From an optimization exercise on the open Yosys and OpenROAD flow, aimed at small area; shortcuts taken in it are not production practice.
RTL that was checked went through simulation tests only; none was proved equivalent to the original.
The series may have gaps, and a smaller design here may also do less where the tests do not look.
For run 2, only the layout was checked, not whether the RTL still works.

===== design/flow/design.v =====
module DCT_1D11to12(DCT_out, DCT_in);
    parameter BW = 11;
    output [12*8-1:0] DCT_out;
    input [8*BW-1:0] DCT_in;
    localparam signed c4 = 8'h2d;
    localparam signed c1 = 8'h3f; 
    localparam signed c2 = 8'h3f;  
    localparam signed c3 = 8'h35;
    localparam signed c5 = 8'h24;
    localparam signed c6 = 8'h18;
    localparam signed c7 = 8'hc;   
    wire signed [11-1:0] data_in [0:7];
    wire signed [13-1:0] even_p_07;
    wire signed [13-1:0] even_p_16;
    wire signed [13-1:0] even_p_25;
    wire signed [13-1:0] even_p_34;
    wire signed [13-1:0] even_m_07;
    wire signed [13-1:0] even_m_16;
    wire signed [13-1:0] even_m_25;
    wire signed [13-1:0] even_m_34;
    wire signed [BW+16-1:0] acc [0:7];
    wire signed [12-1:0] acc_rounded [0:7];
    wire signed [20-1:0] c4p07, c4p16, c4p25, c4p34;
    wire signed [16-1:0] c4p07_pre, c4p16_pre, c4p25_pre, c4p34_pre;
    wire signed [20-1:0] c2p07;
    wire signed [15-1:0] c6p16_pre, c6p25_pre;
    wire signed [17-1:0] c6p16, c6p25;
    wire signed [20-1:0] c2p34;
    wire signed [20-1:0] c1m07, c1m16, c1m25;
    wire signed[16-1:0] c3m07_101, c3m16_101, c3m34_101;
    wire signed[15-1:0] c3m07_11, c3m16_11, c3m34_11;
    wire signed[20-1:0] c3m07, c3m16, c3m34;
    wire signed [17-1:0] c5m07_pre, c5m25_pre, c5m34_pre;
    wire signed [18-1:0] c5m07, c5m25, c5m34;
    wire signed [15-1:0] c7m16_pre, c7m25_pre, c7m34_pre;
    wire signed [16-1:0] c7m16, c7m25, c7m34;    
    assign data_in[7] = DCT_in[BW*1-1:BW*0];
    assign data_in[6] = DCT_in[BW*2-1:BW*1];
    assign data_in[5] = DCT_in[BW*3-1:BW*2];
    assign data_in[4] = DCT_in[BW*4-1:BW*3];
    assign data_in[3] = DCT_in[BW*5-1:BW*4];
    assign data_in[2] = DCT_in[BW*6-1:BW*5];
    assign data_in[1] = DCT_in[BW*7-1:BW*6];
    assign data_in[0] = DCT_in[BW*8-1:BW*7]; 
    assign even_p_07 = $signed({data_in[0][10], data_in[0]}) + $signed({data_in[7][10], data_in[7]});
    assign even_p_16 = $signed({data_in[1][10], data_in[1]}) + $signed({data_in[6][10], data_in[6]});
    assign even_p_25 = $signed({data_in[2][10], data_in[2]}) + $signed({data_in[5][10], data_in[5]});
    assign even_p_34 = $signed({data_in[3][10], data_in[3]}) + $signed({data_in[4][10], data_in[4]});
    assign even_m_07 = $signed({data_in[0][10], data_in[0]}) - $signed({data_in[7][10], data_in[7]});
    assign even_m_16 = $signed({data_in[1][10], data_in[1]}) - $signed({data_in[6][10], data_in[6]});
    assign even_m_25 = $signed({data_in[2][10], data_in[2]}) - $signed({data_in[5][10], data_in[5]});
    assign even_m_34 = $signed({data_in[3][10], data_in[3]}) - $signed({data_in[4][10], data_in[4]});
    assign c4p07_pre = $signed(even_p_07[11:0]) + $signed({even_p_07[11:0], 2'b00});
    assign c4p16_pre = $signed(even_p_16[11:0]) + $signed({even_p_16[11:0], 2'b00});
    assign c4p25_pre = $signed(even_p_25[11:0]) + $signed({even_p_25[11:0], 2'b00});
    assign c4p34_pre = $signed(even_p_34[11:0]) + $signed({even_p_34[11:0], 2'b00});
    assign c4p07 = $signed(c4p07_pre[14:0]) + $signed({c4p07_pre[14:0], 3'd0});
    assign c4p16 = $signed(c4p16_pre[14:0]) + $signed({c4p16_pre[14:0], 3'd0});
    assign c4p25 = $signed(c4p25_pre[14:0]) + $signed({c4p25_pre[14:0], 3'd0});
    assign c4p34 = $signed(c4p34_pre[14:0]) + $signed({c4p34_pre[14:0], 3'd0});
    assign c2p07 = $signed({even_p_07[11:0], 6'd0}) - $signed(even_p_07[11:0]);
    assign c6p16_pre = $signed(even_p_16[11:0]) + $signed({even_p_16[11:0], 1'b0});
    assign c6p16 = {c6p16_pre[13:0], 3'd0};
    assign c6p25_pre = $signed(even_p_25[11:0]) + $signed({even_p_25[11:0], 1'b0});
    assign c6p25 = {c6p25_pre[13:0], 3'd0};
    assign c2p34 = $signed({even_p_34[11:0], 6'd0}) - $signed(even_p_34[11:0]);
    assign c1m07 = $signed({even_m_07[11:0], 6'd0}) - $signed(even_m_07[11:0]);
    assign c1m16 = $signed({even_m_16[11:0], 6'd0}) - $signed(even_m_16[11:0]);
    assign c1m25 = $signed({even_m_25[11:0], 6'd0}) - $signed(even_m_25[11:0]);
    assign c3m07_101 = $signed({even_m_07[11:0], 2'd0}) + $signed(even_m_07[11:0]);
    assign c3m07_11 = $signed({even_m_07[11:0], 1'b0}) + $signed(even_m_07[11:0]);
    assign c3m07 = $signed({c3m07_11[13:0], 4'd0}) + $signed(c3m07_101[14:0]);
    assign c3m16_101 = $signed({even_m_16[11:0], 2'd0}) + $signed(even_m_16[11:0]);
    assign c3m16_11 = $signed({even_m_16[11:0], 1'b0}) + $signed(even_m_16[11:0]);
    assign c3m16 = $signed({c3m16_11[13:0], 4'd0}) + $signed(c3m16_101[14:0]);
    assign c3m34_101 = $signed({even_m_34, 2'd0}) + $signed(even_m_34[11:0]);
    assign c3m34_11 = $signed({even_m_34, 1'b0}) + $signed(even_m_34[11:0]);
    assign c3m34 = $signed({c3m34_11[13:0], 4'd0}) + $signed(c3m34_101[14:0]);    
    assign c5m07_pre = $signed({even_m_07, 3'd0}) + $signed(even_m_07[11:0]);
    assign c5m07 = {c5m07_pre[15:0], 2'd0};
    assign c5m25_pre = $signed({even_m_25, 3'd0}) + $signed(even_m_25[11:0]);
    assign c5m25 = {c5m25_pre[15:0], 2'd0};
    assign c5m34_pre = $signed({even_m_34, 3'd0}) + $signed(even_m_34[11:0]);
    assign c5m34 = {c5m34_pre[15:0], 2'd0};        
    assign c7m16_pre = $signed({even_m_16[11:0], 1'b0}) + $signed(even_m_16[11:0]);
    assign c7m16 = {c7m16_pre[13:0], 2'd0};
    assign c7m25_pre = $signed({even_m_25[11:0], 1'b0}) + $signed(even_m_25[11:0]);
    assign c7m25 = {c7m25_pre[13:0], 2'd0};
    assign c7m34_pre = $signed({even_m_34[11:0], 1'b0}) + $signed(even_m_34[11:0]);
    assign c7m34 = {c7m34_pre[13:0], 2'd0};          
    assign acc[0] = c4p07 + c4p16 + c4p25 + c4p34;
    assign acc[2] = c2p07 + c6p16 - c6p25 - c2p34;
    assign acc[4] = c4p07 - c4p16 - c4p25 + c4p34;
    assign acc[1] = $signed(c1m07[18:0]) + $signed(c3m16[18:0]) + c5m25 + c7m34;
    assign acc[3] = $signed(c3m07[18:0]) - c7m16 - $signed(c1m25[18:0]) - c5m34;
    assign acc[5] = c5m07 - $signed(c1m16[18:0]) + c7m25 + $signed(c3m34[18:0]);
    assign acc_rounded[0] = acc[0] [9+12:9];  
    assign acc_rounded[2] = acc[2] [7+12:7];
    assign acc_rounded[4] = acc[4] [7+12:7];
    assign acc_rounded[1] = acc[1] [7+12:7];
    assign acc_rounded[3] = acc[3] [7+12:7];
    assign acc_rounded[5] = acc[5] [7+12:7];
    assign DCT_out = {acc_rounded[0], acc_rounded[1], acc_rounded[2], acc_rounded[3], acc_rounded[4], acc_rounded[5], 24'd0};    
endmodule
module DCT_1D_8to11(DCT_out, DCT_in);
    parameter BW = 11;
    output [8*BW-1:0] DCT_out;
    input [64-1:0] DCT_in;
    localparam signed c4 = 8'h2d;
    localparam signed c1 = 8'h3f;
    localparam signed c2 = 8'h3f;  
    localparam signed c3 = 8'h35;
    localparam signed c5 = 8'h24;
    localparam signed c6 = 8'h18;
    localparam signed c7 = 8'hc;    
    wire [8-1:0] data_in [0:7];
    wire signed [11-1:0] even_p_07;
    wire signed [11-1:0] even_p_16;
    wire signed [11-1:0] even_p_25;
    wire signed [11-1:0] even_p_34;
    wire signed [11-1:0] even_m_07;
    wire signed [11-1:0] even_m_16;
    wire signed [11-1:0] even_m_25;
    wire signed [11-1:0] even_m_34;
    wire signed [21-1:0] acc [0:7];
    wire signed [BW-1:0] acc_rounded [0:7];
    wire signed [18-1:0] c4p07, c4p16, c4p25, c4p34;
    wire signed [14-1:0] c4p07_pre, c4p16_pre, c4p25_pre, c4p34_pre;
    wire signed [18-1:0] c2p07;
    wire signed [13-1:0] c6p16_pre, c6p25_pre;
    wire signed [15-1:0] c6p16, c6p25;
    wire signed [18-1:0] c2p34;
    wire signed [18-1:0] c1m07, c1m16, c1m25;
    wire signed[14-1:0] c3m07_101, c3m16_101, c3m34_101;
    wire signed[13-1:0] c3m07_11, c3m16_11, c3m34_11;
    wire signed[18-1:0] c3m07, c3m16, c3m34;
    wire signed [15-1:0] c5m07_pre, c5m25_pre, c5m34_pre;
    wire signed [16-1:0] c5m07, c5m25, c5m34;
    wire signed [13-1:0] c7m16_pre, c7m25_pre, c7m34_pre;
    wire signed [14-1:0] c7m16, c7m25, c7m34;
    assign data_in[7] = DCT_in[7:0];
    assign data_in[6] = DCT_in[15:8];
    assign data_in[5] = DCT_in[23:16];
    assign data_in[4] = DCT_in[31:24];
    assign data_in[3] = DCT_in[39:32];
    assign data_in[2] = DCT_in[47:40];
    assign data_in[1] = DCT_in[55:48];
    assign data_in[0] = DCT_in[63:56];
    assign c4p07_pre = even_p_07[9:0] + {even_p_07[9:0], 2'b00};
    assign c4p07 = c4p07_pre[12:0] + {c4p07_pre[12:0], 3'd0};    
    assign c4p16_pre = even_p_16[9:0] + {even_p_16[9:0], 2'b00};
    assign c4p16 = c4p16_pre[12:0] + {c4p16_pre[12:0], 3'd0};
    assign c4p25_pre = even_p_25[9:0] + {even_p_25[9:0], 2'b00};
    assign c4p25 = c4p25_pre[12:0] + {c4p25_pre[12:0], 3'd0};
    assign c4p34_pre = even_p_34[9:0] + {even_p_34[9:0], 2'b00};
    assign c4p34 = c4p34_pre[12:0] + {c4p34_pre[12:0], 3'd0};
    assign c2p07 = {even_p_07[9:0], 6'd0} - even_p_07[9:0];
    assign c6p16_pre = even_p_16[9:0] + {even_p_16[9:0], 1'b0};
    assign c6p16 = {c6p16_pre[12:0], 3'd0};
    assign c6p25_pre = even_p_25[9:0] + {even_p_25[9:0], 1'b0};
    assign c6p25 = {c6p25_pre[12:0], 3'd0};
    assign c2p34 = {even_p_34[9:0], 6'd0} - even_p_34[9:0];
    assign c1m07 = $signed({even_m_07[9:0], 6'd0}) - $signed(even_m_07[9:0]);
    assign c1m16 = $signed({even_m_16[9:0], 6'd0}) - $signed(even_m_16[9:0]);
    assign c1m25 = $signed({even_m_25[9:0], 6'd0}) - $signed(even_m_25[9:0]);
    assign c3m07_101 = $signed({even_m_07[9:0], 2'd0}) + $signed(even_m_07[9:0]);
    assign c3m07_11 = $signed({even_m_07[9:0], 1'b0}) + $signed(even_m_07[9:0]);
    assign c3m07 = $signed({c3m07_11[11:0], 4'd0}) + $signed(c3m07_101[12:0]);
    assign c3m16_101 = $signed({even_m_16[9:0], 2'd0}) + $signed(even_m_16[9:0]);
    assign c3m16_11 = $signed({even_m_16[9:0], 1'b0}) + $signed(even_m_16[9:0]);
    assign c3m16 = $signed({c3m16_11[11:0], 4'd0}) + $signed(c3m16_101[12:0]);
    assign c3m34_101 = $signed({even_m_34, 2'd0}) + $signed(even_m_34[9:0]);
    assign c3m34_11 = $signed({even_m_34, 1'b0}) + $signed(even_m_34[9:0]);
    assign c3m34 = $signed({c3m34_11[11:0], 4'd0}) + $signed(c3m34_101[12:0]);    
    assign c5m07_pre = $signed({even_m_07, 3'd0}) + $signed(even_m_07[9:0]);
    assign c5m07 = {c5m07_pre[13:0], 2'd0};
    assign c5m25_pre = $signed({even_m_25, 3'd0}) + $signed(even_m_25[9:0]);
    assign c5m25 = {c5m25_pre[13:0], 2'd0};
    assign c5m34_pre = $signed({even_m_34, 3'd0}) + $signed(even_m_34[9:0]);
    assign c5m34 = {c5m34_pre[13:0], 2'd0};        
    assign c7m16_pre = $signed({even_m_16[9:0], 1'b0}) + $signed(even_m_16[9:0]);
    assign c7m16 = {c7m16_pre[11:0], 2'd0};
    assign c7m25_pre = $signed({even_m_25[9:0], 1'b0}) + $signed(even_m_25[9:0]);
    assign c7m25 = {c7m25_pre[11:0], 2'd0};
    assign c7m34_pre = $signed({even_m_34[9:0], 1'b0}) + $signed(even_m_34[9:0]);
    assign c7m34 = {c7m34_pre[11:0], 2'd0};           
    assign even_p_07 = {1'b0, data_in[0]} + {1'b0, data_in[7]};
    assign even_p_16 = {1'b0, data_in[1]} + {1'b0, data_in[6]};
    assign even_p_25 = {1'b0, data_in[2]} + {1'b0, data_in[5]};
    assign even_p_34 = {1'b0, data_in[3]} + {1'b0, data_in[4]};
    assign even_m_07 = {1'b0, data_in[0]} - {1'b0, data_in[7]};
    assign even_m_16 = {1'b0, data_in[1]} - {1'b0, data_in[6]};
    assign even_m_25 = {1'b0, data_in[2]} - {1'b0, data_in[5]};
    assign even_m_34 = {1'b0, data_in[3]} - {1'b0, data_in[4]};    
    assign acc[0] = c4p07[16:0] + c4p16[16:0] + c4p25[16:0] + c4p34[16:0];
    assign acc[2] = c2p07[16:0] + c6p16[14:0] - c6p25[14:0] - c2p34[16:0];
    assign acc[4] = c4p07[16:0] - c4p16[16:0] - c4p25[16:0] + c4p34[16:0];    
    assign acc[1] = $signed(c1m07[16:0]) + $signed(c3m16[16:0]) + c5m25 + c7m34;
    assign acc[3] = $signed(c3m07[16:0]) - c7m16 - $signed(c1m25[16:0]) - c5m34;
    assign acc[5] = c5m07 - $signed(c1m16[16:0]) + c7m25 + $signed(c3m34[16:0]);
    assign acc_rounded[0] = acc[0] [7+BW-1:7];
    assign acc_rounded[2] = acc[2] [5+BW-1:5];
    assign acc_rounded[4] = acc[4] [5+BW-1:5];
    assign acc_rounded[3] = acc[3] [5+BW-1:5];
    assign acc_rounded[5] = acc[5] [5+BW-1:5];
    assign acc_rounded[1] = acc[1][16] ? (acc[1][15] ? acc[1][5+BW-1:5] : 11'b100_0000_0000) : (acc[1][15] ? 11'b011_1111_1111 : acc[1] [5+BW-1:5]);
    assign DCT_out = {acc_rounded[0], acc_rounded[1], acc_rounded[2], acc_rounded[3], acc_rounded[4], acc_rounded[5], 22'd0};
endmodule
module TPmem_11b
#( parameter BW = 11 )
(  input [8*BW-1:0]  i_data,
   input 	   i_clk,
   input	   i_Reset,
   output reg [8*BW-1:0] o_data,
   output reg	   o_en
);
reg [4-1:0]  counter ;
reg [8*BW-1:0] array [6-1:0];   
reg [6*BW-1:0] array_6_;        
reg [6*BW-1:0] array_7_;
wire [8*BW-1:0] col [8-1:0];
wire [8*BW-1:0] row [8-1:0];
wire [3-1:0] index = counter[3-1:0] ;
reg [8*BW-1:0] w_data;
always@(posedge i_clk) begin
    if(~i_Reset) begin
    counter <= 4'b0;
    o_data <= {BW{8'b0}};
    o_en <= 1'b0; 
    end
    else    begin
	o_data <= w_data ;
	o_en <= 1'b1 ;
    counter <= counter + 4'b1;
    end
end
integer i;
always@(posedge i_clk) begin
    if(~i_Reset) begin
	array_7_ <= {66'd0};
	array_6_ <= {66'd0};
	array[5] <= {11{8'b0}};
	array[4] <= {11{8'b0}};
	array[3] <= {11{8'b0}};
	array[2] <= {11{8'b0}};
	array[1] <= {11{8'b0}};
	array[0] <= {11{8'b0}};
    end
    else    begin
        if(counter[3] == 0) begin
            case (index)
                3'd0: array[index] <= i_data ;
                3'd1: array[index] <= i_data ;
                3'd2: array[index] <= i_data ;
                3'd3: array[index] <= i_data ;
                3'd4: array[index] <= i_data ;
                3'd5: array[index] <= i_data ;
                3'd6: array_6_ <= i_data[88-1:22] ;
                3'd7: array_7_ <= i_data[88-1:22] ;
            endcase
        end
        else if (counter[3] == 1) begin
            for (i = 0; i < 6; i = i + 1) begin
                array[i][(8-index)*BW - 1 -: BW] <= i_data[(8 - i)*BW - 1 -: BW];
            end               
            case (index)
                3'd0: begin array_6_[(6-index)*BW -1 -: BW] <= i_data[2*BW-1:1*BW] ; 
                            array_7_[(6-index)*BW -1 -: BW] <= i_data[1*BW-1:0*BW] ;
                end
                3'd1: begin array_6_[(6-index)*BW -1 -: BW] <= i_data[2*BW-1:1*BW] ; 
                            array_7_[(6-index)*BW -1 -: BW] <= i_data[1*BW-1:0*BW] ;
                end
                3'd2: begin array_6_[(6-index)*BW -1 -: BW] <= i_data[2*BW-1:1*BW] ; 
                            array_7_[(6-index)*BW -1 -: BW] <= i_data[1*BW-1:0*BW] ;
                end
                3'd3: begin array_6_[(6-index)*BW -1 -: BW] <= i_data[2*BW-1:1*BW] ; 
                            array_7_[(6-index)*BW -1 -: BW] <= i_data[1*BW-1:0*BW] ;
                end
                3'd4: begin array_6_[(6-index)*BW -1 -: BW] <= i_data[2*BW-1:1*BW] ; 
                            array_7_[(6-index)*BW -1 -: BW] <= i_data[1*BW-1:0*BW] ;
                end
                3'd5: begin array_6_[(6-index)*BW -1 -: BW] <= i_data[2*BW-1:1*BW] ; 
                            array_7_[(6-index)*BW -1 -: BW] <= i_data[1*BW-1:0*BW] ;
                end
            endcase
            end
        end
    end
assign col[0] = {{array[0][8*BW-1:7*BW]},{array[1][8*BW-1:7*BW]},{array[2][8*BW-1:7*BW]},{array[3][8*BW-1:7*BW]},{array[4][8*BW-1:7*BW]},{array[5][8*BW-1:7*BW]},{array_6_[6*BW-1:5*BW]},{array_7_[6*BW-1:5*BW]}} ; 
assign col[1] = {{array[0][7*BW-1:6*BW]},{array[1][7*BW-1:6*BW]},{array[2][7*BW-1:6*BW]},{array[3][7*BW-1:6*BW]},{array[4][7*BW-1:6*BW]},{array[5][7*BW-1:6*BW]},{array_6_[5*BW-1:4*BW]},{array_7_[5*BW-1:4*BW]}} ; 
assign col[2] = {{array[0][6*BW-1:5*BW]},{array[1][6*BW-1:5*BW]},{array[2][6*BW-1:5*BW]},{array[3][6*BW-1:5*BW]},{array[4][6*BW-1:5*BW]},{array[5][6*BW-1:5*BW]},{array_6_[4*BW-1:3*BW]},{array_7_[4*BW-1:3*BW]}} ; 
assign col[3] = {{array[0][5*BW-1:4*BW]},{array[1][5*BW-1:4*BW]},{array[2][5*BW-1:4*BW]},{array[3][5*BW-1:4*BW]},{array[4][5*BW-1:4*BW]},{array[5][5*BW-1:4*BW]},{array_6_[3*BW-1:2*BW]},{array_7_[3*BW-1:2*BW]}} ; 
assign col[4] = {{array[0][4*BW-1:3*BW]},{array[1][4*BW-1:3*BW]},{array[2][4*BW-1:3*BW]},{array[3][4*BW-1:3*BW]},{array[4][4*BW-1:3*BW]},{array[5][4*BW-1:3*BW]},{array_6_[2*BW-1:1*BW]},{array_7_[2*BW-1:1*BW]}} ; 
assign col[5] = {{array[0][3*BW-1:2*BW]},{array[1][3*BW-1:2*BW]},{array[2][3*BW-1:2*BW]},{array[3][3*BW-1:2*BW]},{array[4][3*BW-1:2*BW]},{array[5][3*BW-1:2*BW]},{array_6_[1*BW-1:0*BW]},{array_7_[1*BW-1:0*BW]}} ; 
assign col[6] = {{array[0][2*BW-1:1*BW]},{array[1][2*BW-1:1*BW]},{array[2][2*BW-1:1*BW]},{array[3][2*BW-1:1*BW]},{array[4][2*BW-1:1*BW]},{array[5][2*BW-1:1*BW]}, 22'd0} ; 
assign col[7] = {{array[0][1*BW-1:0*BW]},{array[1][1*BW-1:0*BW]},{array[2][1*BW-1:0*BW]},{array[3][1*BW-1:0*BW]},{array[4][1*BW-1:0*BW]},{array[5][1*BW-1:0*BW]}, 22'd0} ; 
assign row[0] = array[0]; 
assign row[1] = array[1]; 
assign row[2] = array[2]; 
assign row[3] = array[3]; 
assign row[4] = array[4]; 
assign row[5] = array[5]; 
assign row[6] = {array_6_, 22'd0}; 
assign row[7] = {array_7_, 22'd0}; 
always@(*) begin
    if(counter[3]==1'b1) begin
    w_data = col[index] ;
    end
    else    begin
    w_data = row[index];
    end
end
endmodule
module TPmem_12b
#( parameter BW = 12 )
(  input [8*BW-1:0]  i_data,
   input 	   i_clk,
   input	   i_Reset,
   output reg [8*BW-1:0] o_data,
   output reg	   o_en
);
reg [4-1:0]  counter ;
reg [6*BW-1:0] array [6-1:0];
wire [8*BW-1:0] col [8-1:0];
wire [8*BW-1:0] row [8-1:0];
wire [3-1:0] index = counter[3-1:0] ;
reg [8*BW-1:0] w_data;
always@(posedge i_clk) begin
    if(~i_Reset) begin
    counter <= 4'b0;
    o_data <= {BW{8'b0}};
    o_en <= 1'b0; 
    end
    else    begin
	o_data <= w_data ;
	o_en <= 1'b1 ;
    counter <= counter + 4'b1;
    end
end
integer i;
always@(posedge i_clk) begin
    if(~i_Reset) begin
	array[5] <= {BW{6'b0}};
	array[4] <= {BW{6'b0}};
	array[3] <= {BW{6'b0}};
	array[2] <= {BW{6'b0}};
	array[1] <= {BW{6'b0}};
	array[0] <= {BW{6'b0}};
    end
    else    begin
        if(counter[3] == 0) begin
            array[index] <= i_data[8*BW-1:2*BW] ;
        end
        else if (counter[3] == 1) begin
            for (i = 0; i < 6; i = i + 1) begin
                array[i][(6-index)*BW - 1 -: BW] <= i_data[(8 - i)*BW - 1 -: BW];
            end             
        end
    end
end
assign col[0] = {{array[0][6*BW-1:5*BW]},{array[1][6*BW-1:5*BW]},{array[2][6*BW-1:5*BW]},{array[3][6*BW-1:5*BW]},{array[4][6*BW-1:5*BW]},{array[5][6*BW-1:5*BW]}, 24'd0} ; 
assign col[1] = {{array[0][5*BW-1:4*BW]},{array[1][5*BW-1:4*BW]},{array[2][5*BW-1:4*BW]},{array[3][5*BW-1:4*BW]},{array[4][5*BW-1:4*BW]},{array[5][5*BW-1:4*BW]}, 24'd0} ; 
assign col[2] = {{array[0][4*BW-1:3*BW]},{array[1][4*BW-1:3*BW]},{array[2][4*BW-1:3*BW]},{array[3][4*BW-1:3*BW]},{array[4][4*BW-1:3*BW]},{array[5][4*BW-1:3*BW]}, 24'd0} ; 
assign col[3] = {{array[0][3*BW-1:2*BW]},{array[1][3*BW-1:2*BW]},{array[2][3*BW-1:2*BW]},{array[3][3*BW-1:2*BW]},{array[4][3*BW-1:2*BW]},{array[5][3*BW-1:2*BW]}, 24'd0} ; 
assign col[4] = {{array[0][2*BW-1:1*BW]},{array[1][2*BW-1:1*BW]},{array[2][2*BW-1:1*BW]},{array[3][2*BW-1:1*BW]},{array[4][2*BW-1:1*BW]},{array[5][2*BW-1:1*BW]}, 24'd0} ; 
assign col[5] = {{array[0][1*BW-1:0*BW]},{array[1][1*BW-1:0*BW]},{array[2][1*BW-1:0*BW]},{array[3][1*BW-1:0*BW]},{array[4][1*BW-1:0*BW]},{array[5][1*BW-1:0*BW]}, 24'd0} ; 
assign col[6] = 96'd0; 
assign col[7] = 96'd0; 
assign row[0] = {array[0], 24'd0}; 
assign row[1] = {array[1], 24'd0}; 
assign row[2] = {array[2], 24'd0}; 
assign row[3] = {array[3], 24'd0}; 
assign row[4] = {array[4], 24'd0}; 
assign row[5] = {array[5], 24'd0}; 
assign row[6] = 96'd0;
assign row[7] = 96'd0;
always@(*) begin
    if(counter[3]==1'b1) begin
    w_data = col[index] ;
    end
    else    begin
    w_data = row[index];
    end
end
endmodule
module TPmem_new
#( parameter BW = 8 )
(  input [8*BW-1:0]  i_data,
   input 	   i_clk,
   input	   i_Reset,
   output reg [8*BW-1:0] o_data,
   output reg	   o_en
);
reg [4-1:0]  counter ;
reg [8*BW-1:0] array [8-1:0];
wire [8*BW-1:0] col [8-1:0];
wire [8*BW-1:0] row [8-1:0];
wire [3-1:0] index = counter[3-1:0] ;
reg [8*BW-1:0] w_data;
always@(posedge i_clk) begin
    if(~i_Reset) begin
    counter <= 4'b0;
    o_data <= {BW{8'b0}};
    o_en <= 1'b0; 
    end
    else    begin
	o_data <= w_data ;
	o_en <= 1'b1 ;
    counter <= counter + 4'b1;
    end
end
integer i;
always@(posedge i_clk) begin
    if(~i_Reset) begin
	array[7] <= {BW{8'b0}};
	array[6] <= {BW{8'b0}};
	array[5] <= {BW{8'b0}};
	array[4] <= {BW{8'b0}};
	array[3] <= {BW{8'b0}};
	array[2] <= {BW{8'b0}};
	array[1] <= {BW{8'b0}};
	array[0] <= {BW{8'b0}};
    end
    else    begin
        if(counter[3] == 0) begin
            array[index] <= i_data ;
        end
        else if (counter[3] == 1) begin
            for (i = 0; i < 8; i = i + 1) begin
                array[i][(8-index)*BW - 1 -: BW] <= i_data[(8 - i)*BW - 1 -: BW];
            end             
        end
    end
end
assign col[0] = {{array[0][8*BW-1:7*BW]},{array[1][8*BW-1:7*BW]},{array[2][8*BW-1:7*BW]},{array[3][8*BW-1:7*BW]},{array[4][8*BW-1:7*BW]},{array[5][8*BW-1:7*BW]},{array[6][8*BW-1:7*BW]},{array[7][8*BW-1:7*BW]}} ; 
assign col[1] = {{array[0][7*BW-1:6*BW]},{array[1][7*BW-1:6*BW]},{array[2][7*BW-1:6*BW]},{array[3][7*BW-1:6*BW]},{array[4][7*BW-1:6*BW]},{array[5][7*BW-1:6*BW]},{array[6][7*BW-1:6*BW]},{array[7][7*BW-1:6*BW]}} ; 
assign col[2] = {{array[0][6*BW-1:5*BW]},{array[1][6*BW-1:5*BW]},{array[2][6*BW-1:5*BW]},{array[3][6*BW-1:5*BW]},{array[4][6*BW-1:5*BW]},{array[5][6*BW-1:5*BW]},{array[6][6*BW-1:5*BW]},{array[7][6*BW-1:5*BW]}} ; 
assign col[3] = {{array[0][5*BW-1:4*BW]},{array[1][5*BW-1:4*BW]},{array[2][5*BW-1:4*BW]},{array[3][5*BW-1:4*BW]},{array[4][5*BW-1:4*BW]},{array[5][5*BW-1:4*BW]},{array[6][5*BW-1:4*BW]},{array[7][5*BW-1:4*BW]}} ; 
assign col[4] = {{array[0][4*BW-1:3*BW]},{array[1][4*BW-1:3*BW]},{array[2][4*BW-1:3*BW]},{array[3][4*BW-1:3*BW]},{array[4][4*BW-1:3*BW]},{array[5][4*BW-1:3*BW]},{array[6][4*BW-1:3*BW]},{array[7][4*BW-1:3*BW]}} ; 
assign col[5] = {{array[0][3*BW-1:2*BW]},{array[1][3*BW-1:2*BW]},{array[2][3*BW-1:2*BW]},{array[3][3*BW-1:2*BW]},{array[4][3*BW-1:2*BW]},{array[5][3*BW-1:2*BW]},{array[6][3*BW-1:2*BW]},{array[7][3*BW-1:2*BW]}} ; 
assign col[6] = {{array[0][2*BW-1:1*BW]},{array[1][2*BW-1:1*BW]},{array[2][2*BW-1:1*BW]},{array[3][2*BW-1:1*BW]},{array[4][2*BW-1:1*BW]},{array[5][2*BW-1:1*BW]},{array[6][2*BW-1:1*BW]},{array[7][2*BW-1:1*BW]}} ; 
assign col[7] = {{array[0][1*BW-1:0*BW]},{array[1][1*BW-1:0*BW]},{array[2][1*BW-1:0*BW]},{array[3][1*BW-1:0*BW]},{array[4][1*BW-1:0*BW]},{array[5][1*BW-1:0*BW]},{array[6][1*BW-1:0*BW]},{array[7][1*BW-1:0*BW]}} ; 
assign row[0] = array[0]; 
assign row[1] = array[1]; 
assign row[2] = array[2]; 
assign row[3] = array[3]; 
assign row[4] = array[4]; 
assign row[5] = array[5]; 
assign row[6] = array[6]; 
assign row[7] = array[7]; 
always@(*) begin
    if(counter[3]==1'b1) begin
    w_data = col[index] ;
    end
    else    begin
    w_data = row[index];
    end
end
endmodule
module dct2d_core(clk, reset, din, dout);
parameter BW = 11;
input clk, reset;
input  [64-1:0]   din;
output [12*8-1:0] dout;
wire [8*BW-1:0] i_data;
wire [8*BW-1:0] o_data;
wire [12*8-1:0] dct_2d_out;
reg [4-1:0] seq;
always @(posedge clk) begin
    if (!reset) begin
        seq <= 4'd0;
    end
    else if (seq != 4'd10) begin
        seq <= seq + 4'd1;
    end
end
DCT_1D_8to11 #(.BW(BW)) dct_in (i_data, din);
TPmem_11b #(.BW(11) ) tp_new0 (.i_data(i_data), .i_clk(clk), .i_Reset(reset & ~(seq == 4'd0)), .o_data(o_data), .o_en());
DCT_1D11to12 #(.BW(BW)) dct_out (dct_2d_out, o_data);
TPmem_12b #(.BW(12) ) tp_new1 (.i_data(dct_2d_out), .i_clk(clk), .i_Reset(reset & ~(seq == 4'd9)), .o_data(dout), .o_en());
endmodule

===== design/flow/run.sh =====
#!/bin/bash
# synth_recipe.tcl (not shown) runs the flow's synth.tcl, then flattens the netlist and writes it again
# the make line also repeats each setting of config.mk as NAME=value (left out here)
make -C /OpenROAD-flow-scripts/flow DESIGN_CONFIG=/design/flow/config.mk WORK_HOME=/design/flow/orfs CLKGATE_MAP_FILE= SYNTH_SCRIPT=/design/flow/synth_recipe.tcl finish

===== design/flow/config.mk =====
export PLATFORM = sky130hd
export DESIGN_NAME = dct2d_core
export DESIGN_NICKNAME = dct2d_core
export VERILOG_FILES = /design/flow/design.v
export SDC_FILE = /design/flow/constraint.sdc
export NUM_CORES = 4
export LEC_CHECK = 0
export CAP_MARGIN = 20
export CORE_MARGIN = 2
export CORE_UTILIZATION = 25
export GPL_ROUTABILITY_DRIVEN = 1
export PLACE_DENSITY = 0.35
export SLEW_MARGIN = 20

===== design/flow/constraint.sdc =====
create_clock -name core_clock -period 14.0 [get_ports {clk}]
set_input_delay 2.8000 -clock core_clock [delete_from_list [all_inputs] [get_ports {clk}]]
set_output_delay 2.8000 -clock core_clock [all_outputs]
set_load 0.01 [all_outputs]

Fig. 1: run 1, signal wires on met1
(1 px per micron)
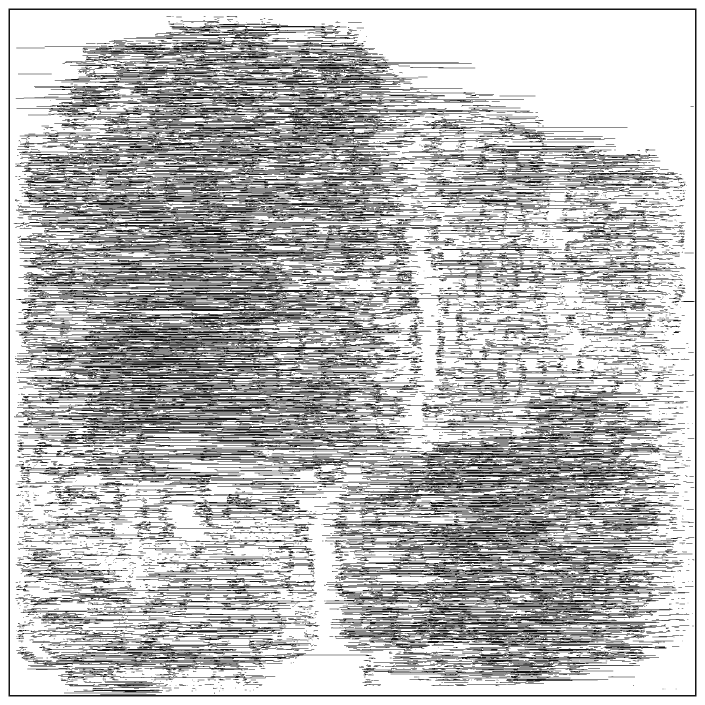
The wires run mostly horizontal. The longest straight run is 247 microns.

Fig. 2: run 1, clock wiring as the flow saved it
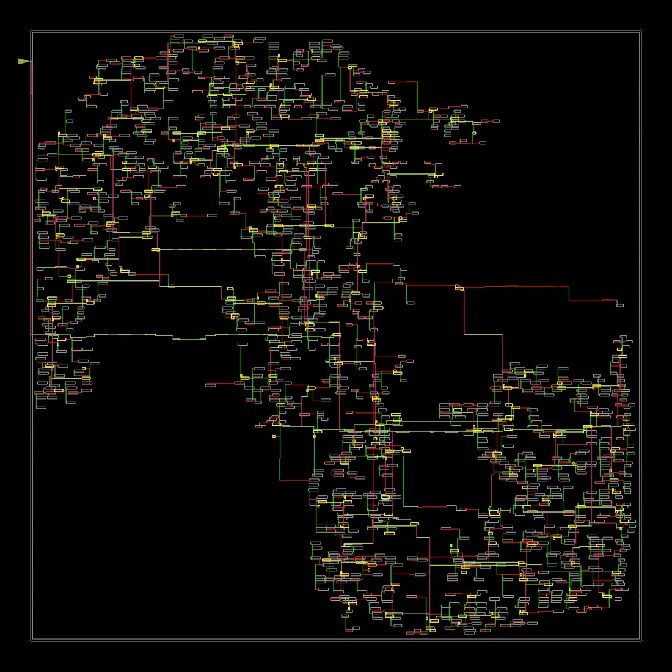
num sequential: 1264

Fig. 3: run 1, met3 routing
(1 px per micron)
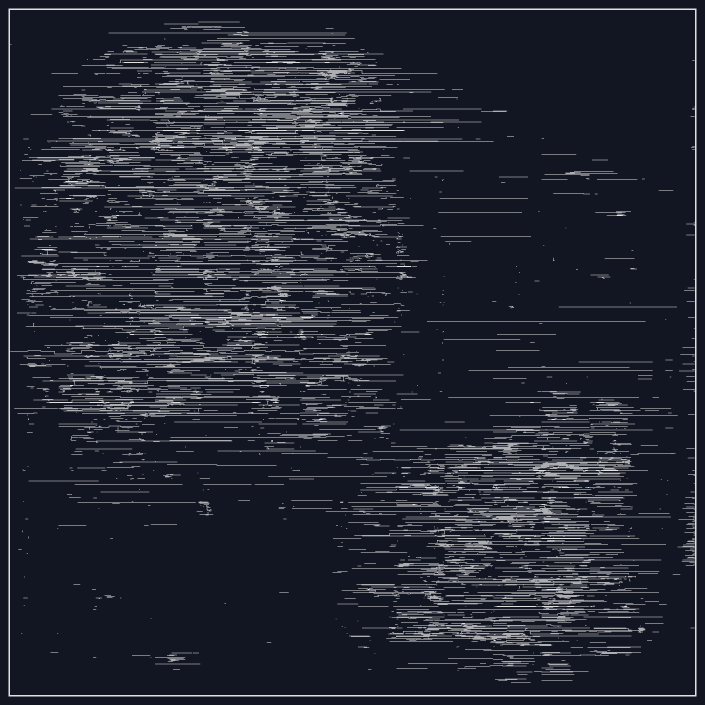
The layer holds 9.7% of the routed length. The longest straight run is 348 microns. The layer carries 79.6 mm of wire.
routed vias: 118k
final wirelength: 817000 microns
met3 Use GR: 9.66%

Fig. 4: run 1, the worst timing path
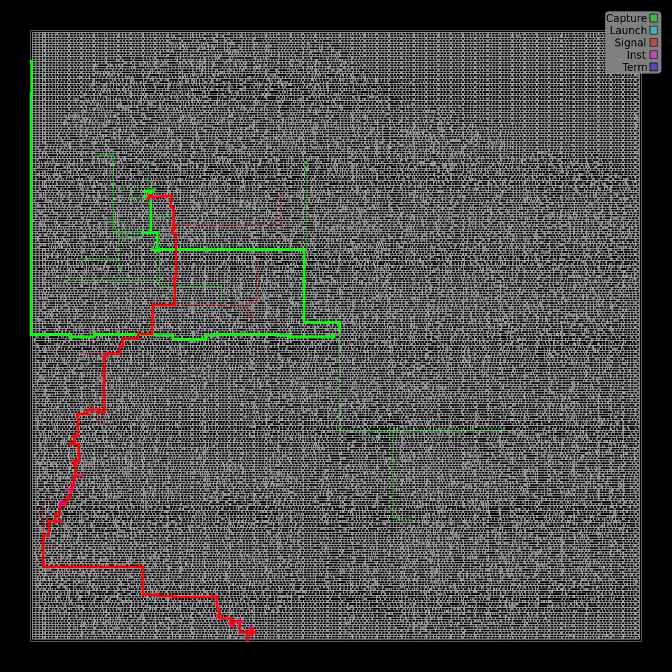
slack of the critical path: 1.67 ns
Finished Layout Cells: 19.8k
TNS Setup: 0 ns
Core Util, Final: 29.1%
Period minus WS final: 12.33 ns

==> summary.md, run 1 <==
| Metric | Value |
|---|---|
| I/O Pins | `162` |
| Detailed placer's ending HPWL | `635000 microns` |
| Status | `no timing/DRC/antenna violations` |
| Clock skew | `0.118 ns` |
| Post-synthesis mux area share | `3.17%` |
| Most flop-heavy register | `tp_new0.array` |
| First-pass GRT wire length | `1070000 microns` |
| Drt initial violations | `16.5k` |
| Async SR Flop Fraction | `0%` |
| Worst hold path endpoint | `tp_new1.o_data[85]` |
| Reg2reg setup slack | `3.34 ns` |
| Placed cell area | `129000 sq um` |
| Post-synth EDFFs | `828` |
| Dominant class by area | `multi-input gates` |
| Inverter count | `1335` |
| Worst-path maximum fanout | `12` |
| Final Setup Violations | `0` |
| Post-synth top flop | `edfxtp_1` |
| Multi-input gate area | `76000 sq um` |
| Hold depth | `2` |
| HP Start | `tp_new1.array[0][61]` |
| Register area | `33600 sq um` |
| Sequential share of cell area | `25.0%` |
| Grt peak-use layer | `met2` |
| RSZ-0062 raised after global routing | `false` |
| N_taps | `6174` |
Fig. 5: run 1, nets reached from selected ports
(1 px per micron)
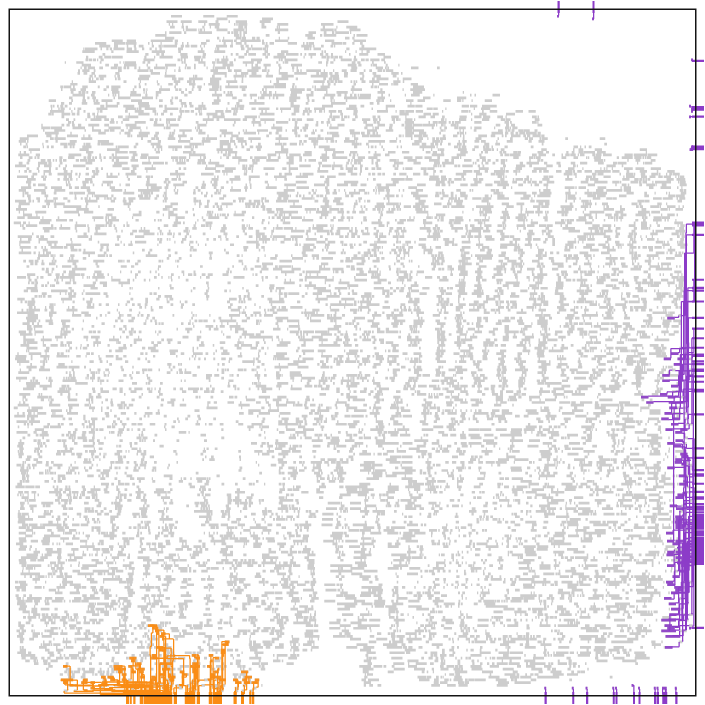

==> run 2: too many edits to list; what changed since run 1 <==
design/flow/design.v: 481 -> 2706 lines; modules unchanged: 0
  dct_row: new, 1129 lines
  dct_col: new, 1475 lines
  dct_fa: new, 4 lines
  dct_ha: new, 4 lines
  xpose_in: new, 32 lines
  xpose_out: new, 34 lines
  dct2d_core: edited, 22 -> 28 lines
  removed: DCT_1D11to12, DCT_1D_8to11, TPmem_11b, TPmem_12b, TPmem_new
==> module xpose_in as of run 2 <==
module xpose_in(input clk, input [2:0] ph, input [64:0] rowc, output [87:0] colin);
    reg [8*10-1:0]  l0;
    reg [9*11-1:0]  l1;
    reg [10*11-1:0] l2;
    reg [11*11-1:0] l3;
    reg [12*11-1:0] l4;
    reg [13*11-1:0] l5;
    always @(posedge clk) begin
        l0 <= {l0[7*10-1:0],  rowc[64:55]};
        l1 <= {l1[8*11-1:0],  rowc[54:44]};
        l2 <= {l2[9*11-1:0],  rowc[43:33]};
        l3 <= {l3[10*11-1:0], rowc[32:22]};
        l4 <= {l4[11*11-1:0], rowc[21:11]};
        l5 <= {l5[12*11-1:0], rowc[10:0]};
    end
    wire s0 = (ph == 3'd5);
    wire s1 = (ph == 3'd6);
    wire s2 = (ph == 3'd7);
    wire s3 = (ph == 3'd0);
    wire s4 = (ph == 3'd1);
    wire s5 = (ph == 3'd2);
    genvar j;
    generate for (j = 0; j < 8; j = j + 1) begin : g_col
        assign colin[(8-j)*11-1 -: 11] =
              ({11{s0}} & {1'b0, l0[(7-j)*10 +: 10]})
            | ({11{s1}} & l1[(8-j)*11 +: 11])
            | ({11{s2}} & l2[(9-j)*11 +: 11])
            | ({11{s3}} & l3[(10-j)*11 +: 11])
            | ({11{s4}} & l4[(11-j)*11 +: 11])
            | ({11{s5}} & l5[(12-j)*11 +: 11]);
    end endgenerate
endmodule
==> module xpose_out as of run 2 <==
module xpose_out(input clk, input [2:0] ph, input valid, input [70:0] colc, output [95:0] dout);
    reg [6*11-1:0]  y0;
    reg [7*12-1:0]  y1;
    reg [8*12-1:0]  y2;
    reg [9*12-1:0]  y3;
    reg [10*12-1:0] y4;
    reg [11*12-1:0] y5;
    always @(posedge clk) begin
        y0 <= {y0[5*11-1:0],  colc[70:60]};
        y1 <= {y1[6*12-1:0],  colc[59:48]};
        y2 <= {y2[7*12-1:0],  colc[47:36]};
        y3 <= {y3[8*12-1:0],  colc[35:24]};
        y4 <= {y4[9*12-1:0],  colc[23:12]};
        y5 <= {y5[10*12-1:0], colc[11:0]};
    end
    wire o0 = valid & (ph == 3'd3);
    wire o1 = valid & (ph == 3'd4);
    wire o2 = valid & (ph == 3'd5);
    wire o3 = valid & (ph == 3'd6);
    wire o4 = valid & (ph == 3'd7);
    wire o5 = valid & (ph == 3'd0);
    genvar k;
    generate for (k = 0; k < 6; k = k + 1) begin : g_out
        wire [10:0] a0 = y0[(5-k)*11 +: 11];
        assign dout[(8-k)*12-1 -: 12] =
              ({12{o0}} & {a0[10], a0})
            | ({12{o1}} & y1[(6-k)*12 +: 12])
            | ({12{o2}} & y2[(7-k)*12 +: 12])
            | ({12{o3}} & y3[(8-k)*12 +: 12])
            | ({12{o4}} & y4[(9-k)*12 +: 12])
            | ({12{o5}} & y5[(10-k)*12 +: 12]);
    end endgenerate
    assign dout[23:0] = 24'd0;
endmodule
==> module dct_ha as of run 2 <==
module dct_ha(input a, input b, output s, output co);
    assign s = a ^ b;
    assign co = a & b;
endmodule
==> module dct2d_core as of run 2 <==
module dct2d_core(clk, reset, din, dout);
input clk, reset;
input  [64-1:0]   din;
output [12*8-1:0] dout;
reg [2:0] ph;
reg [1:0] blk;
always @(posedge clk) begin
    if (!reset) begin
        ph <= 3'd0;
        blk <= 2'd0;
    end else begin
        ph <= ph + 3'd1;
        if (ph == 3'd7 && blk != 2'd3) blk <= blk + 2'd1;
    end
end
wire valid = blk[1] & (blk[0] | (ph >= 3'd3));
reg [63:0] d1, d2, d3, d4;
always @(posedge clk) begin
    d1 <= din; d2 <= d1; d3 <= d2; d4 <= d3;
end
wire [64:0] rowc;
dct_row u_row (.din(d4), .dout(rowc));
wire [87:0] colin;
wire [70:0] colc;
xpose_in  u_xin  (.clk(clk), .ph(ph), .rowc(rowc), .colin(colin));
dct_col   u_col  (.din(colin), .dout(colc));
xpose_out u_xout (.clk(clk), .ph(ph), .valid(valid), .colc(colc), .dout(dout));
endmodule
==> module dct_fa as of run 2 <==
module dct_fa(input a, input b, input c, output s, output co);
    assign s = a ^ b ^ c;
    assign co = (a & b) | (a & c) | (b & c);
endmodule
--- a/design/flow/config.mk
+++ b/design/flow/config.mk
@@ -12,2 +12,3 @@
 export PLACE_DENSITY = 0.35
 export SLEW_MARGIN = 20
+export SYNTH_HIERARCHICAL = 1
Fig. 6: run 2, nets reached from selected ports
(1 px per micron)
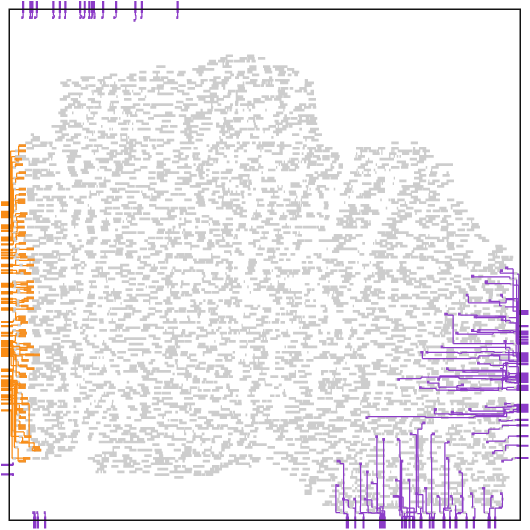
Key: `din` = orange [direction input, end cells 64, buffers 64, wire 1730 microns]; `dout` = purple [direction output, end cells 96, buffers 72, wire 4380 microns]

==> run 2 against run 1 <==
Critical path depth up 2. First-iteration DRC count is 92% lower. Setup slack got worse by 0.38 ns. Routed wire length shrank 79%. Final cell count shrank 60%. Global-route usage is 20 points lower. Non-clock buffer count fell by 569. Die area shrank 45%. Critical path type is now reg2reg. Largest cell class is now sequential cells. Highest routed layer is now met4.
==> summary.md, run 2 <==
| Metric | Value |
|---|---|
| Top cell family by delay on the critical path | `adder cells` |
| Placed cell area | `68500 sq um (-47%)` |
| Reg2reg setup slack | `1.29 ns (-2.05 ns)` |
| Finished Layout Cells | `7953 (-60%)` |
| Clock skew | `0.0615 ns (-0.0563 ns)` |
| Worst-path maximum fanout | `28 (+16)` |
| Num sequential | `1552 (+23%)` |
| Initial Utilization | `25.1%` |
| Top Registers | `u_xin.l5 x143, u_xin.l4 x132, u_xout.y5 x132` |
| Startpoint types | `flop` |
| Status | `no timing/DRC/antenna violations` |
| Post-synth top flop | `dfxtp_1` |
| Commonest non-fill, non-tap cell in the layout | `dfxtp_1` |
| RSZ-0062 raised after global routing | `false` |
| I/O Pins | `162 (unchanged)` |
| Inverter count | `384 (-71%)` |
| N_taps | `3366 (-45%)` |
| Most flop-heavy register | `u_xin.l5` |
| Pin count of the biggest net entering global routing | `56` |
| Hold Violations, Final | `0` |
| Routed vias | `31.0k (-74%)` |
| Register area | `31100 sq um (-7.5%)` |
| Hold-fix buffers, CTS | `0` |
| TNS Setup | `0 ns (unchanged)` |
| Post-CTS setup buffer count | `0` |
| Critical Path End Type | `flop` |
| Period minus WS final | `12.71 ns (+0.378 ns)` |
| Grt peak-use layer | `met2` |
| First-pass GRT wire length | `253000 microns (-76%)` |
| Gr ovfl total | `0` |
| Total core area | `254000 sq um` |
| Slack of the critical path | `1.29 ns (-0.378 ns)` |
| Post-synth EDFFs | `0 (-100%)` |
| Drt initial violations | `1357 (-92%)` |
| Worst Path Required | `14.67 ns` |
| Detailed placer's ending HPWL | `136000 microns (-79%)` |
| HP Start | `u_xout.y5[22]` |
| Post-synthesis mux area share | `4.42% (+1.3 points)` |
| Most common cell in the netlist | `dfxtp_1` |
| Final wirelength | `174000 microns (-79%)` |
| Final Setup Violations | `0 (unchanged)` |
| Worst hold path endpoint | `u_xout.y5[34]` |
| Sequential share of cell area | `41.9% (+17 points)` |
| Met3 Use GR | `2.02% (-7.6 points)` |
| Multi-input gate area | `29900 sq um (-61%)` |
| Post-Syn Area per Cell | `14.9 sq um` |
| Max Clock Freq | `0.0787 GHz` |
| Hold depth | `0 (-2)` |
| Dominant class by area | `sequential cells` |
| Async SR Flop Fraction | `0% (unchanged)` |
Fig. 7: run 2, where the registers sit
(1 px per micron) Other sequential cells in the stronger grey, the rest of the logic in the fainter grey.
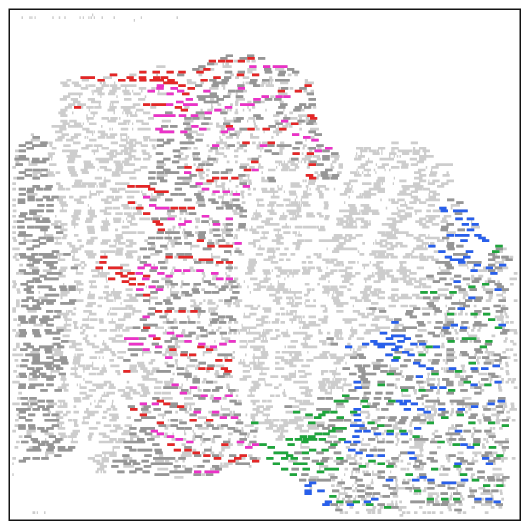
Key: `u_xin.l5` = red [sequential cells 143]; `u_xout.y4` = green [sequential cells 120]; `u_xin.l3` = magenta [sequential cells 121]; `u_xout.y5` = blue [sequential cells 132]
Another 1036 sequential cells are not coloured.

[what the ideal ports hide]
In the flow no input, the clock included, has a driving cell. The finished layouts below were timed again as built, in two steps.
Step 1 sets driving cells, clkbuf_16 on the clock port and buf_2 on the other inputs (assumed; they add their load-dependent delay and slew).
Step 2 adds t to the input delays and takes it off the output delays; t is the mean of the earliest and latest rising clock arrival at the registers after step 1. Input paths then give back, and output paths get back, about the clock's delay inside the block.
Slacks: ideal ports / drivers / drivers and shift; pairs: ideal ports / drivers.
run | shift t [ns] | slack for setup (ns) | slew at the worst register clock pin (ns)
run 1 | 1.051 | 1.673 / 1.775 / 0.723 | 0.09 / 0.09
run 2 | 0.910 | 1.295 / 1.295 / 1.295 | 0.07 / 0.07
After both steps every run listed still meets setup and hold. For run 1, which loses most, drivers alone change the setup slack by +0.102 ns; drivers and shift together by -0.950 ns.
